This is an optimization exercise on Yosys and OpenROAD, whose aim is small area and a short achievable clock period, not a production implementation. Only simulation tests tie the RTL to the original design; equivalence was not proved. The series may have gaps, and a smaller design here may also do less where the tests do not look.

==> flow/design.v <==
module mult (
	input signed [31:0] A,
	input signed [31:0] B,
	output signed [63:0] out
);
assign out = A*B;
endmodule
module unsigned_mult (
	input [31:0] A,
	input [31:0] B,
	output [63:0] out
);
assign out = A*B;
endmodule
module slurm32_cpu_alu
#(parameter BITS = 32)
(
	input CLK,	 
	input RSTb,
	input [BITS-1:0]  A,
	input [BITS-1:0]  B,
	input [4:0]       aluOp,
	output [BITS-1:0] aluOut,
	output C,  
	output Z,  
	output S,  
	output V,  
	input C_in,
	input Z_in,
	input S_in,
	input V_in,
	input load_flags
);
reg C_flag_reg;
reg C_flag_reg_next;
assign C = C_flag_reg;
reg Z_flag_reg;
reg Z_flag_reg_next;
assign Z = Z_flag_reg;
reg S_flag_reg;
reg S_flag_reg_next;
assign S = S_flag_reg;
reg V_flag_reg;
reg V_flag_reg_next;
assign V = V_flag_reg;
wire [BITS : 0] addOp = {1'b0,A} + {1'b0,B}; 
wire [BITS : 0] subOp = {1'b0,A} - {1'b0,B}; 
wire [BITS : 0] adcOp = {1'b0,A} + {1'b0,B} + {15'b0,C}; 
wire [BITS : 0] sbbOp = {1'b0,A} - {1'b0,B} - {15'b0,C}; 
wire [BITS - 1 : 0] orOp = A | B;
wire [BITS - 1 : 0] andOp = A & B; 
wire [BITS - 1 : 0] xorOp = A ^ B;
wire [BITS - 1 : 0] rolcOp = {B[BITS - 2:0],C};
wire [BITS - 1 : 0] rorcOp = {C, B[BITS - 1:1]};
wire [BITS - 1 : 0] rolOp = {B[BITS - 2:0],B[BITS - 1]};
wire [BITS - 1 : 0] rorOp = {B[0], B[BITS - 1:1]};
wire [BITS - 1 : 0] lslOp = {B[BITS - 2:0],1'b0};
wire [BITS - 1 : 0] asrOp = {B[BITS-1], B[BITS - 1:1]};
wire [BITS - 1 : 0] lsrOp = {1'b0, B[BITS - 1:1]};
wire [2*BITS - 1 : 0] mulOp;
mult m0 (A, B, mulOp);
wire [2*BITS - 1 : 0] umulOp;
unsigned_mult m1 (A, B, umulOp);
wire [BITS - 1 : 0] rlnOp = {B[BITS - 5 : 0], B[BITS - 1 : BITS - 4]};
wire [BITS - 1 : 0] rrnOp = {B[3 : 0], B[BITS - 1 : 4]};
wire [BITS - 1 : 0] bswapOp = {B[7:0], B[BITS - 1:8]};
reg [BITS - 1 : 0] out;
reg [BITS - 1 : 0] out_r;
assign aluOut = out_r;
always @(posedge CLK)
begin
	if (RSTb == 1'b0) begin
		C_flag_reg <= 1'b0;
		Z_flag_reg <= 1'b0;
		S_flag_reg <= 1'b0;
		V_flag_reg <= 1'b0;
		out_r <= {BITS{1'b0}};
	end
	else begin
		if (load_flags == 1'b1) begin
			C_flag_reg <= C_in;
			Z_flag_reg <= Z_in;
			S_flag_reg <= S_in;
			V_flag_reg <= V_in;
		end else begin
			C_flag_reg <= C_flag_reg_next;
			Z_flag_reg <= Z_flag_reg_next;
			S_flag_reg <= S_flag_reg_next;
			V_flag_reg <= V_flag_reg_next;
		end
		out_r <= out;
	end
end
always @(*)
begin
	C_flag_reg_next = C_flag_reg;
	Z_flag_reg_next = Z_flag_reg;
	S_flag_reg_next = S_flag_reg;
	V_flag_reg_next = V_flag_reg;
	out = 0;
	case (aluOp)
		5'd0:	begin  
			out = B;				
		end
		5'd1: begin  
			out = addOp[BITS - 1:0];
			C_flag_reg_next = addOp[BITS];
			Z_flag_reg_next = (addOp[BITS - 1:0] == 16'h0000  ) ? 1'b1 : 1'b0;
			S_flag_reg_next = addOp[BITS - 1] ? 1'b1 : 1'b0;
			S_flag_reg_next = addOp[BITS - 1] ? 1'b1 : 1'b0;
			V_flag_reg_next = !(A[BITS - 1] ^ B[BITS - 1]) & (B[BITS - 1] ^ addOp[BITS - 1]);
		end
		5'd2: begin  
			out = adcOp[BITS - 1:0];
			C_flag_reg_next = adcOp[BITS];
			Z_flag_reg_next = (adcOp[BITS - 1:0] == 16'h0000  ) ? 1'b1 : 1'b0;
			S_flag_reg_next = adcOp[BITS - 1] ? 1'b1 : 1'b0;
			V_flag_reg_next = !(A[BITS - 1] ^ B[BITS - 1]) & (B[BITS - 1] ^ addOp[BITS - 1]);
		end
		5'd3: begin   
			out = subOp[BITS - 1:0];
			C_flag_reg_next = subOp[BITS];
			Z_flag_reg_next = (subOp[BITS - 1:0] == 16'h0000 ) ? 1'b1 : 1'b0;
			S_flag_reg_next = subOp[BITS - 1] ? 1'b1 : 1'b0;
			V_flag_reg_next = (A[BITS - 1] ^ B[BITS - 1]) & !(B[BITS - 1] ^ subOp[BITS - 1]);
		end
		5'd4: begin   
			out = sbbOp[BITS - 1:0];
			C_flag_reg_next = sbbOp[BITS];
			Z_flag_reg_next = (sbbOp[BITS - 1:0] == {BITS{1'b0}}) ? 1'b1 : 1'b0;
			S_flag_reg_next = sbbOp[BITS - 1] ? 1'b1 : 1'b0;
			V_flag_reg_next = (A[BITS - 1] ^ B[BITS - 1]) & !(B[BITS - 1] ^ subOp[BITS - 1]);
		end
		5'd5: begin  
			out = andOp;
			Z_flag_reg_next = (andOp[BITS - 1:0] == {BITS{1'b0}}) ? 1'b1 : 1'b0;
			C_flag_reg_next = 1'b0;
			S_flag_reg_next = andOp[BITS - 1] ? 1'b1 : 1'b0;
		end
		5'd6: begin  
			out = orOp;
			Z_flag_reg_next = (orOp[BITS - 1:0] == {BITS{1'b0}}) ? 1'b1 : 1'b0;	
			C_flag_reg_next = 1'b0;
			S_flag_reg_next = orOp[BITS - 1] ? 1'b1 : 1'b0;	
		end
		5'd7: begin  
			out = xorOp;
			C_flag_reg_next = 1'b0;
			S_flag_reg_next = orOp[BITS - 1] ? 1'b1 : 1'b0;	
			Z_flag_reg_next = (xorOp[BITS - 1:0] == {BITS{1'b0}}) ? 1'b1 : 1'b0;	
		end
		5'd8: begin  
			out = mulOp[BITS - 1:0];
			Z_flag_reg_next = (mulOp[BITS - 1:0] == {BITS{1'b0}}) ? 1'b1 : 1'b0;
			C_flag_reg_next = 1'b0;
			S_flag_reg_next = mulOp[BITS - 1] ? 1'b1 : 1'b0;
		end
		5'd9: begin  
			out = mulOp[2*BITS - 1:BITS];
			Z_flag_reg_next = (mulOp[2*BITS - 1:BITS] == {BITS{1'b0}}) ? 1'b1 : 1'b0;
			C_flag_reg_next = 1'b0;
			S_flag_reg_next = mulOp[2*BITS - 1] ? 1'b1 : 1'b0;
		end
		5'd10:   
			out = rrnOp;	
		5'd11:   
			out = rlnOp;
		5'd12: begin  
			out = A;
			C_flag_reg_next = subOp[BITS];
			Z_flag_reg_next = (subOp[BITS - 1:0] == 16'h0000 ) ? 1'b1 : 1'b0;
			S_flag_reg_next = subOp[BITS - 1] ? 1'b1 : 1'b0;
			V_flag_reg_next = (A[BITS - 1] ^ B[BITS - 1]) & !(B[BITS - 1] ^ subOp[BITS - 1]);
		end	
		5'd13: begin  
			out = A;
			Z_flag_reg_next = (andOp[BITS - 1:0] == {BITS{1'b0}}) ? 1'b1 : 1'b0;	
		end
		5'd14: begin  
			out = umulOp[2*BITS - 1:BITS];
			Z_flag_reg_next = (umulOp[2*BITS - 1:BITS] == {BITS{1'b0}}) ? 1'b1 : 1'b0;
			C_flag_reg_next = 1'b0;
			S_flag_reg_next = umulOp[2*BITS - 1] ? 1'b1 : 1'b0;
		end
		5'd15: begin  
			out = bswapOp;
		end
		5'd16: begin  
			out = asrOp;	
			Z_flag_reg_next = (asrOp[BITS - 1:0] == {BITS{1'b0}}) ? 1'b1 : 1'b0;	
		end
		5'd17: begin  
			out = lsrOp;
			Z_flag_reg_next = (lsrOp[BITS - 1:0] == {BITS{1'b0}}) ? 1'b1 : 1'b0;	
		end
		5'd18: begin  
			out = lslOp;
			Z_flag_reg_next = (lslOp[BITS - 1:0] == {BITS{1'b0}}) ? 1'b1 : 1'b0;	
		end
		5'd19: begin  
			out = rolcOp;
			C_flag_reg_next = B[BITS - 1];	
		end
		5'd20: begin  
			out = rorcOp;
			C_flag_reg_next = B[0];	
		end
		5'd21:   
			out = rolOp;
		5'd22:  
			out = rorOp;
		5'd23:	begin  
			out = 0;		
			C_flag_reg_next = 1'b0;
		end
		5'd24:	begin  
			out = 0;		
			C_flag_reg_next = 1'b1;
		end
		5'd25:	begin  
			out = 0;		
			Z_flag_reg_next = 1'b0;
		end
		5'd26:	begin  
			out = 0;		
			Z_flag_reg_next = 1'b1;
		end
		5'd27: begin  
			out = 0;
			S_flag_reg_next = 1'b0;
		end	
		5'd28: begin  
			out = 0;
			S_flag_reg_next = 1'b1;
		end
		5'd29: begin	 
			out = {12'h000, V, S, C, Z};
		end
		5'd30: begin  
			C_flag_reg_next = B[1];
			S_flag_reg_next = B[2];
			Z_flag_reg_next = B[0];
			V_flag_reg_next = B[3];
		end
		5'd31: ; 
		default: ;  	
	endcase				
end
endmodule  
==> flow/run.sh <==
#!/bin/bash
# synth_recipe.tcl (not shown) runs the flow's synth.tcl, then flattens the netlist and writes it again
# the make line also repeats each setting of config.mk as NAME=value (left out here)
make -C /OpenROAD-flow-scripts/flow DESIGN_CONFIG=/design/flow/config.mk WORK_HOME=/design/flow/orfs CLKGATE_MAP_FILE= SYNTH_SCRIPT=/design/flow/synth_recipe.tcl finish
==> flow/config.mk <==
export PLATFORM = sky130hd
export DESIGN_NAME = slurm32_cpu_alu
export DESIGN_NICKNAME = slurm32_cpu_alu
export VERILOG_FILES = /design/flow/design.v
export SDC_FILE = /design/flow/constraint.sdc
export NUM_CORES = 4
export LEC_CHECK = 0
export CAP_MARGIN = 20
export CORE_MARGIN = 2
export CORE_UTILIZATION = 35
export CTS_CLUSTER_DIAMETER = 80
export CTS_CLUSTER_SIZE = 20
export SETUP_SLACK_MARGIN = 0.3
export SLEW_MARGIN = 20
==> flow/constraint.sdc <==
create_clock -name core_clock -period 12.0 [get_ports {CLK}]
set_input_delay 2.4000 -clock core_clock [delete_from_list [all_inputs] [get_ports {CLK}]]
set_output_delay 2.4000 -clock core_clock [all_outputs]
set_load 0.01 [all_outputs]
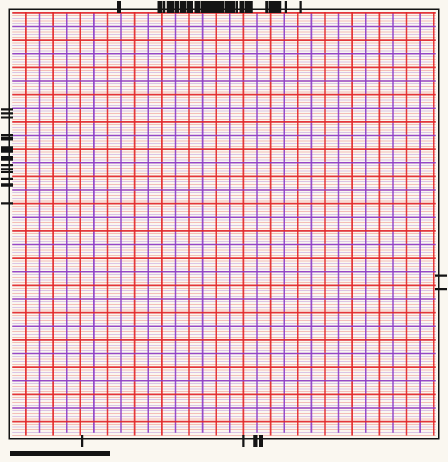
run_1/power_grid.png
Scale bar: 100 um. Pins as bars on the die edge.
Key: purple = VDD; red = VSS
31 straps on met4. The core has 155 rows. 156 met1 rails follow the rows.
die height: 427.2 um
chip width: 427.2 um

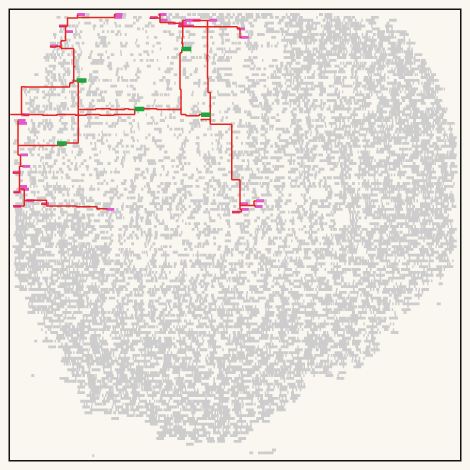
run_1/clk_routes.png
Key: magenta = flip-flops [count 36]; red = clock wires [length 1320 um]; green = clock drivers [count 5]
There are 6 routed clock nets.
clock skew: 0.01998 ns
Worst-Skew Late Latency: 0.35 ns

==> impl_metrics.ini, run 1 <==
[status]
outcome = finished clean

[yosys]
synth_top_family_by_area = adder cells
synth-compound-area-share_pct = 11.79
yosys.cell_types.count = 113
synth_fa_ha_area_share_pct = 56.73
synth_nets = 9461
synthMuxAreaShare_pct = 0.2315
syn_inst = 7426

[critical_path]
cp.arrival_ns = 12.03
setup.worst_path.end = Z_flag_reg
cpPeakStageDelay_ns = 0.56
cp-startpoint = B[6]
path_class = in2reg
timing.rr.end = Z_flag_reg

[floorplan]
nWellTaps = 2355
die_area_mm2 = 0.1825
io_pins = 112

[clock_tree]
cts_hold_buffers = 0
cts_setup_buffers = 0
cts_num_sinks = 36
htree_levels = 2
path_clk_slew_ns = 0.09

[routing]
wl_per_cell_um = 31.26
totalWireLength_um = 322600
drtIter0Drc = 7449
wl_met1_um = 124000
wl_met3_um = 33900
dr.pass1.iters = 10

[timing]
final.period_utilization_pct = 97.90
timing.hold.ws_ns = 0.9213
fin_setup_tns_ns = 0

[placement]
io_buffers = 111
dp.cells = 10290
place_congestion = 1.095
dp_slack_ns = -0.5030
place_hpwl_um = 269000

[layout]
mostFrequentLayoutCell = inv_1
buf_share_pct = 10.94
diodes = 20
inv_count = 1696

[global_route]
grt_pass1_wl_um = 455900
grt_max_degree = 34
use_met3_pct = 9.165
antenna_found_initial = 28

[flow_run]
max-cap-violations = 0
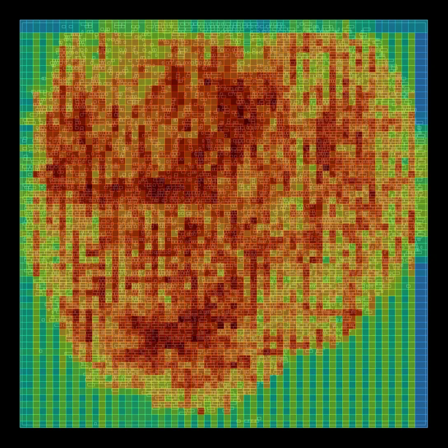
run_1/congestion.png
global routing's busiest layer: met2
Final Util: 40.77%
met2 GRT Util: 52.58%
GR Layer Usage met1: 45.14%
GRT Total Usage: 35.38%

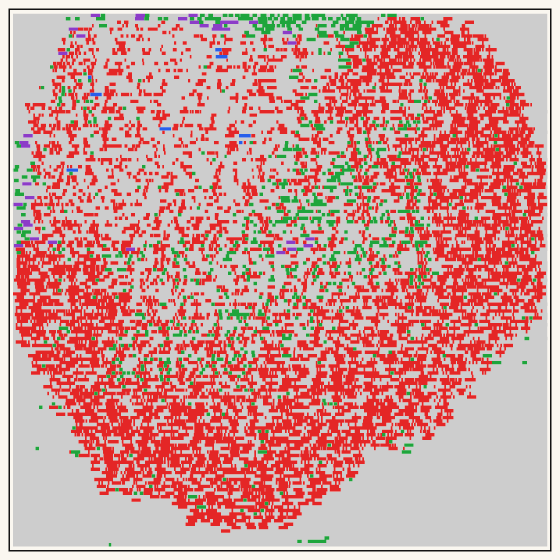
run_1/placement_by_type.png
Fill, decap, tap and diode cells in grey.
Key: purple = sequential cells [cells 36, share of their area 1.0%]; red = combinational and other logic [cells 7019, share of their area 87%]; green = remaining buffers and delay cells [cells 882, share of their area 11%]; blue = clock drivers and dummy loads [cells 8, share of their area 0.22%]
sequential share of cell area: 0.9918%
Rows: 155
Core Area: 0.1782 mm2
Final Cell Area: 0.07267 mm2

## Run 2: large edit since run 1, in outline
flow/design.v: 249 -> 4259 lines; modules unchanged: 0
  slurm32_mul: new, 4097 lines
  slurm32_cpu_alu: edited, 235 -> 162 lines
  removed: mult, unsigned_mult
==> module slurm32_cpu_alu as of run 2 <==
module slurm32_cpu_alu
#(parameter BITS = 32)
(
	input CLK,	 
	input RSTb,
	input [BITS-1:0]  A,
	input [BITS-1:0]  B,
	input [4:0]       aluOp,
	output [BITS-1:0] aluOut,
	output C,  
	output Z,  
	output S,  
	output V,  
	input C_in,
	input Z_in,
	input S_in,
	input V_in,
	input load_flags
);
reg C_flag_reg;
reg Z_flag_reg;
reg S_flag_reg;
reg V_flag_reg;
assign C = C_flag_reg;
assign Z = Z_flag_reg;
assign S = S_flag_reg;
assign V = V_flag_reg;
reg [31:0] out_r;
assign aluOut = out_r;
wire op_mov   = aluOp == 5'd0;
wire op_add   = aluOp == 5'd1;
wire op_adc   = aluOp == 5'd2;
wire op_sub   = aluOp == 5'd3;
wire op_sbb   = aluOp == 5'd4;
wire op_and   = aluOp == 5'd5;
wire op_or    = aluOp == 5'd6;
wire op_xor   = aluOp == 5'd7;
wire op_mul   = aluOp == 5'd8;
wire op_mulu  = aluOp == 5'd9;
wire op_rrn   = aluOp == 5'd10;
wire op_rln   = aluOp == 5'd11;
wire op_cmp   = aluOp == 5'd12;
wire op_test  = aluOp == 5'd13;
wire op_umulu = aluOp == 5'd14;
wire op_bswap = aluOp == 5'd15;
wire op_asr   = aluOp == 5'd16;
wire op_lsr   = aluOp == 5'd17;
wire op_lsl   = aluOp == 5'd18;
wire op_rolc  = aluOp == 5'd19;
wire op_rorc  = aluOp == 5'd20;
wire op_rol   = aluOp == 5'd21;
wire op_ror   = aluOp == 5'd22;
wire op_clc   = aluOp == 5'd23;
wire op_stc   = aluOp == 5'd24;
wire op_clz   = aluOp == 5'd25;
wire op_stz   = aluOp == 5'd26;
wire op_cls   = aluOp == 5'd27;
wire op_sts   = aluOp == 5'd28;
wire op_stf   = aluOp == 5'd29;
wire op_rsf   = aluOp == 5'd30;
wire is_sub = op_sub | op_sbb | op_cmp;
wire is_arith = op_add | op_adc | is_sub;
wire cin = op_add ? 1'b0 : op_adc ? C_flag_reg : (op_sbb ? ~C_flag_reg : 1'b1);
wire [31:0] Bx = B ^ {32{is_sub}};
wire [32:0] sum = {1'b0, A} + {1'b0, Bx} + {32'b0, cin};
wire [31:0] sum_k = {1'b0, A[30:0]} + {1'b0, Bx[30:0]} + {31'b0, is_sub};
wire v_arith = ~(A[31] ^ Bx[31]) & (A[31] ^ sum_k[31]);
wire c_arith = sum[32] ^ is_sub;
wire z_arith = sum[31:0] == 32'b0;
wire msgn = ~op_umulu;
wire [63:0] prod;
wire zlo, zhi;
slurm32_mul m0 (.a({msgn & A[31], A}), .b({msgn & B[31], B}), .out(prod), .zlo(zlo), .zhi(zhi));
wire mul_hi = op_mulu | op_umulu;
wire [31:0] andOp = A & B;
wire [31:0] orOp  = A | B;
wire [31:0] xorOp = A ^ B;
wire z_and = andOp == 32'b0;
wire [31:0] out =
	({32{op_mov}}   & B) |
	({32{is_arith & ~op_cmp}} & sum[31:0]) |
	({32{op_and}}   & andOp) |
	({32{op_or}}    & orOp) |
	({32{op_xor}}   & xorOp) |
	({32{op_mul}}   & prod[31:0]) |
	({32{mul_hi}}   & prod[63:32]) |
	({32{op_rrn}}   & {B[3:0], B[31:4]}) |
	({32{op_rln}}   & {B[27:0], B[31:28]}) |
	({32{op_cmp | op_test}} & A) |
	({32{op_bswap}} & {B[7:0], B[31:8]}) |
	({32{op_asr}}   & {B[31], B[31:1]}) |
	({32{op_lsr}}   & {1'b0, B[31:1]}) |
	({32{op_lsl}}   & {B[30:0], 1'b0}) |
	({32{op_rolc}}  & {B[30:0], C_flag_reg}) |
	({32{op_rorc}}  & {C_flag_reg, B[31:1]}) |
	({32{op_rol}}   & {B[30:0], B[31]}) |
	({32{op_ror}}   & {B[0], B[31:1]}) |
	({32{op_stf}}   & {28'b0, V_flag_reg, S_flag_reg, C_flag_reg, Z_flag_reg});
wire z_b31_1 = B[31:1] == 31'b0;
reg C_next, Z_next, S_next, V_next;
always @(*) begin
	C_next = C_flag_reg;
	Z_next = Z_flag_reg;
	S_next = S_flag_reg;
	V_next = V_flag_reg;
	if (is_arith) begin
		C_next = c_arith;
		Z_next = z_arith;
		S_next = sum[31];
		V_next = v_arith;
	end
	if (op_and | op_or | op_xor | op_mul | op_mulu | op_umulu)
		C_next = 1'b0;
	if (op_and) begin Z_next = z_and;        S_next = andOp[31]; end
	if (op_or)  begin Z_next = orOp == 32'b0; S_next = orOp[31]; end
	if (op_xor) begin Z_next = A == B;        S_next = orOp[31]; end
	if (op_mul) begin Z_next = zlo;           S_next = prod[31]; end
	if (mul_hi) begin Z_next = zhi;           S_next = prod[63]; end
	if (op_test) Z_next = z_and;
	if (op_asr) Z_next = z_b31_1 & ~B[31];
	if (op_lsr) Z_next = z_b31_1;
	if (op_lsl) Z_next = B[30:0] == 31'b0;
	if (op_rolc) C_next = B[31];
	if (op_rorc) C_next = B[0];
	if (op_clc) C_next = 1'b0;
	if (op_stc) C_next = 1'b1;
	if (op_clz) Z_next = 1'b0;
	if (op_stz) Z_next = 1'b1;
	if (op_cls) S_next = 1'b0;
	if (op_sts) S_next = 1'b1;
	if (op_rsf) begin
		Z_next = B[0];
		C_next = B[1];
		S_next = B[2];
		V_next = B[3];
	end
end
always @(posedge CLK)
begin
	if (RSTb == 1'b0) begin
		C_flag_reg <= 1'b0;
		Z_flag_reg <= 1'b0;
		S_flag_reg <= 1'b0;
		V_flag_reg <= 1'b0;
		out_r <= 32'b0;
	end
	else begin
		if (load_flags == 1'b1) begin
			C_flag_reg <= C_in;
			Z_flag_reg <= Z_in;
			S_flag_reg <= S_in;
			V_flag_reg <= V_in;
		end else begin
			C_flag_reg <= C_next;
			Z_flag_reg <= Z_next;
			S_flag_reg <= S_next;
			V_flag_reg <= V_next;
		end
		out_r <= out;
	end
end
endmodule
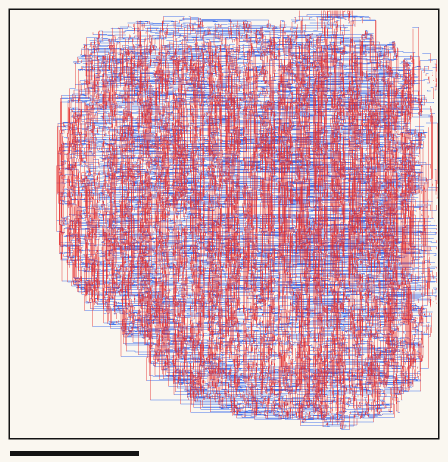
run_2/wires.png
Scale bar: 100 um. Two of the layers only.
Key: red = metal 2 [wire length 80.9 mm]; blue = metal 1 [wire length 73.6 mm]
DR vias: 38460
Routed wire per std cell: 29.57 um

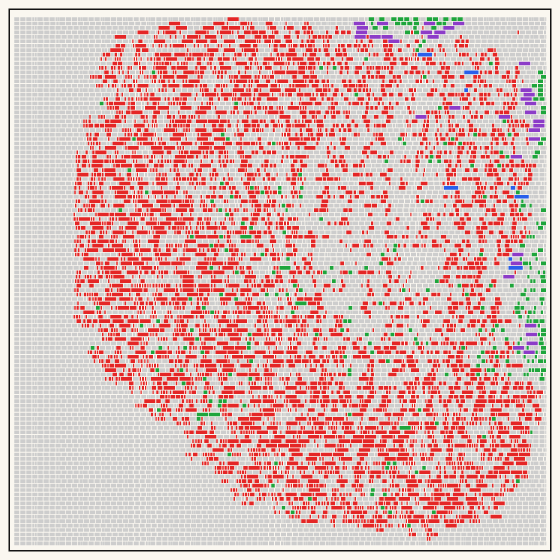
run_2/placement_by_type.png
Fill, decap, tap and diode cells in grey.
Key: blue = clock drivers and dummy loads [cells 8, share of their area 0.39%]; red = combinational and other logic [cells 4710, share of their area 91%]; purple = sequential cells [cells 36, share of their area 1.9%]; green = remaining buffers and delay cells [cells 305, share of their area 6.3%]
sequential share of cell area: 1.803%
Final Cell Area: 0.03998 mm2
Core Area: 0.1056 mm2
Rows: 119
Final Util: 37.87%

==> impl_metrics.ini, run 2 <==
[clock_tree]
cts_hold_buffers = 0
path_clk_slew_ns = 0.06
cts_setup_buffers = 0
cts_num_sinks = 36
htree_levels = 2

[flow_run]
max-cap-violations = 0

[timing]
finClkSkew_ns = 0.006933
fin_setup_tns_ns = 0
final.period_utilization_pct = 92.24
rsz0062_at_grt = no

[routing]
totalWireLength_um = 190800
drtIter0Drc = 5361
dr.pass1.iters = 12
wl_met1_um = 73610

[yosys]
synth_top_family_by_area = adder cells
synth_nets = 6067
syn_inst = 5211
synth-compound-area-share_pct = 19.33
synth_fa_ha_area_share_pct = 35.61
synthMuxAreaShare_pct = 0.1910

[critical_path]
path_class = in2reg
timing.rr.end = out_r[22]
cpPeakStageDelay_ns = 0.85
cp.arrival_ns = 11.22

[layout]
mostFrequentLayoutCell = nand2_1
diodes = 4
buf_share_pct = 6.015
register_area_um2 = 720.7

[floorplan]
die_area_mm2 = 0.1093
nWellTaps = 1391
io_pins = 112

[global_route]
top_usage_layer = met2
grt_max_degree = 62
use_met3_pct = 8.684
grt_pass1_wl_um = 271300
antenna_found_initial = 9
grtUsageMet1_pct = 43.85

[placement]
io_buffers = 111
place_hpwl_um = 142900

[status]
outcome = finished clean
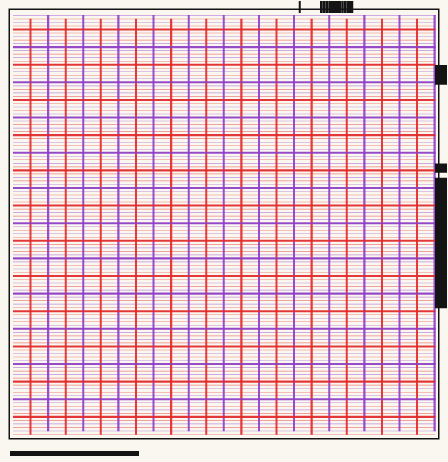
run_2/power_grid.png
Scale bar: 100 um. Pins as bars on the die edge.
Key: red = VSS; purple = VDD
24 straps on met4. 23 straps on met5. The core has 119 rows. 112 signal pins sit on the boundary.
chip width: 330.6 um
die height: 330.6 um

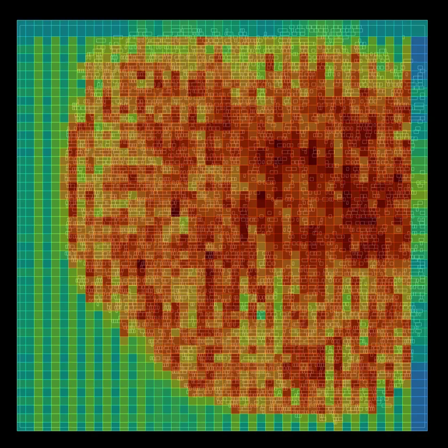
run_2/congestion.png
GRT Total Usage: 34.45%
met2 GRT Util: 52.29%

afterwards: timing with drivers on the ports:
The results above use ideal ports. As a check the final layouts listed here were re-extracted and re-timed, cells and wires unchanged. Step 1 sets driving cells, clkbuf_16 on the clock port and buf_2 on the other inputs (assumed; they add their load-dependent delay and slew). Step 2 also shifts input and output timing later by t, the mid clock arrival at the registers, as if the neighbouring blocks saw the same clock. Three values: ideal ports, drivers, drivers and shift; two values: the first two.
run	shift t [ns]	setup slack, ns	hold WS [ns]	worst register clock-pin slew, ns
run 1	0.382	0.252 / 0.227 / -0.154	0.921 / 0.921 / 0.921	0.09 / 0.09
run 2	0.353	0.931 / 0.950 / 0.596	0.683 / 0.683 / 0.683	0.07 / 0.07
With both steps, setup timing fails in run 1, where it was met with ideal ports. For run 1, which loses most, drivers alone change the setup slack by -0.025 ns; drivers and shift together by -0.406 ns.
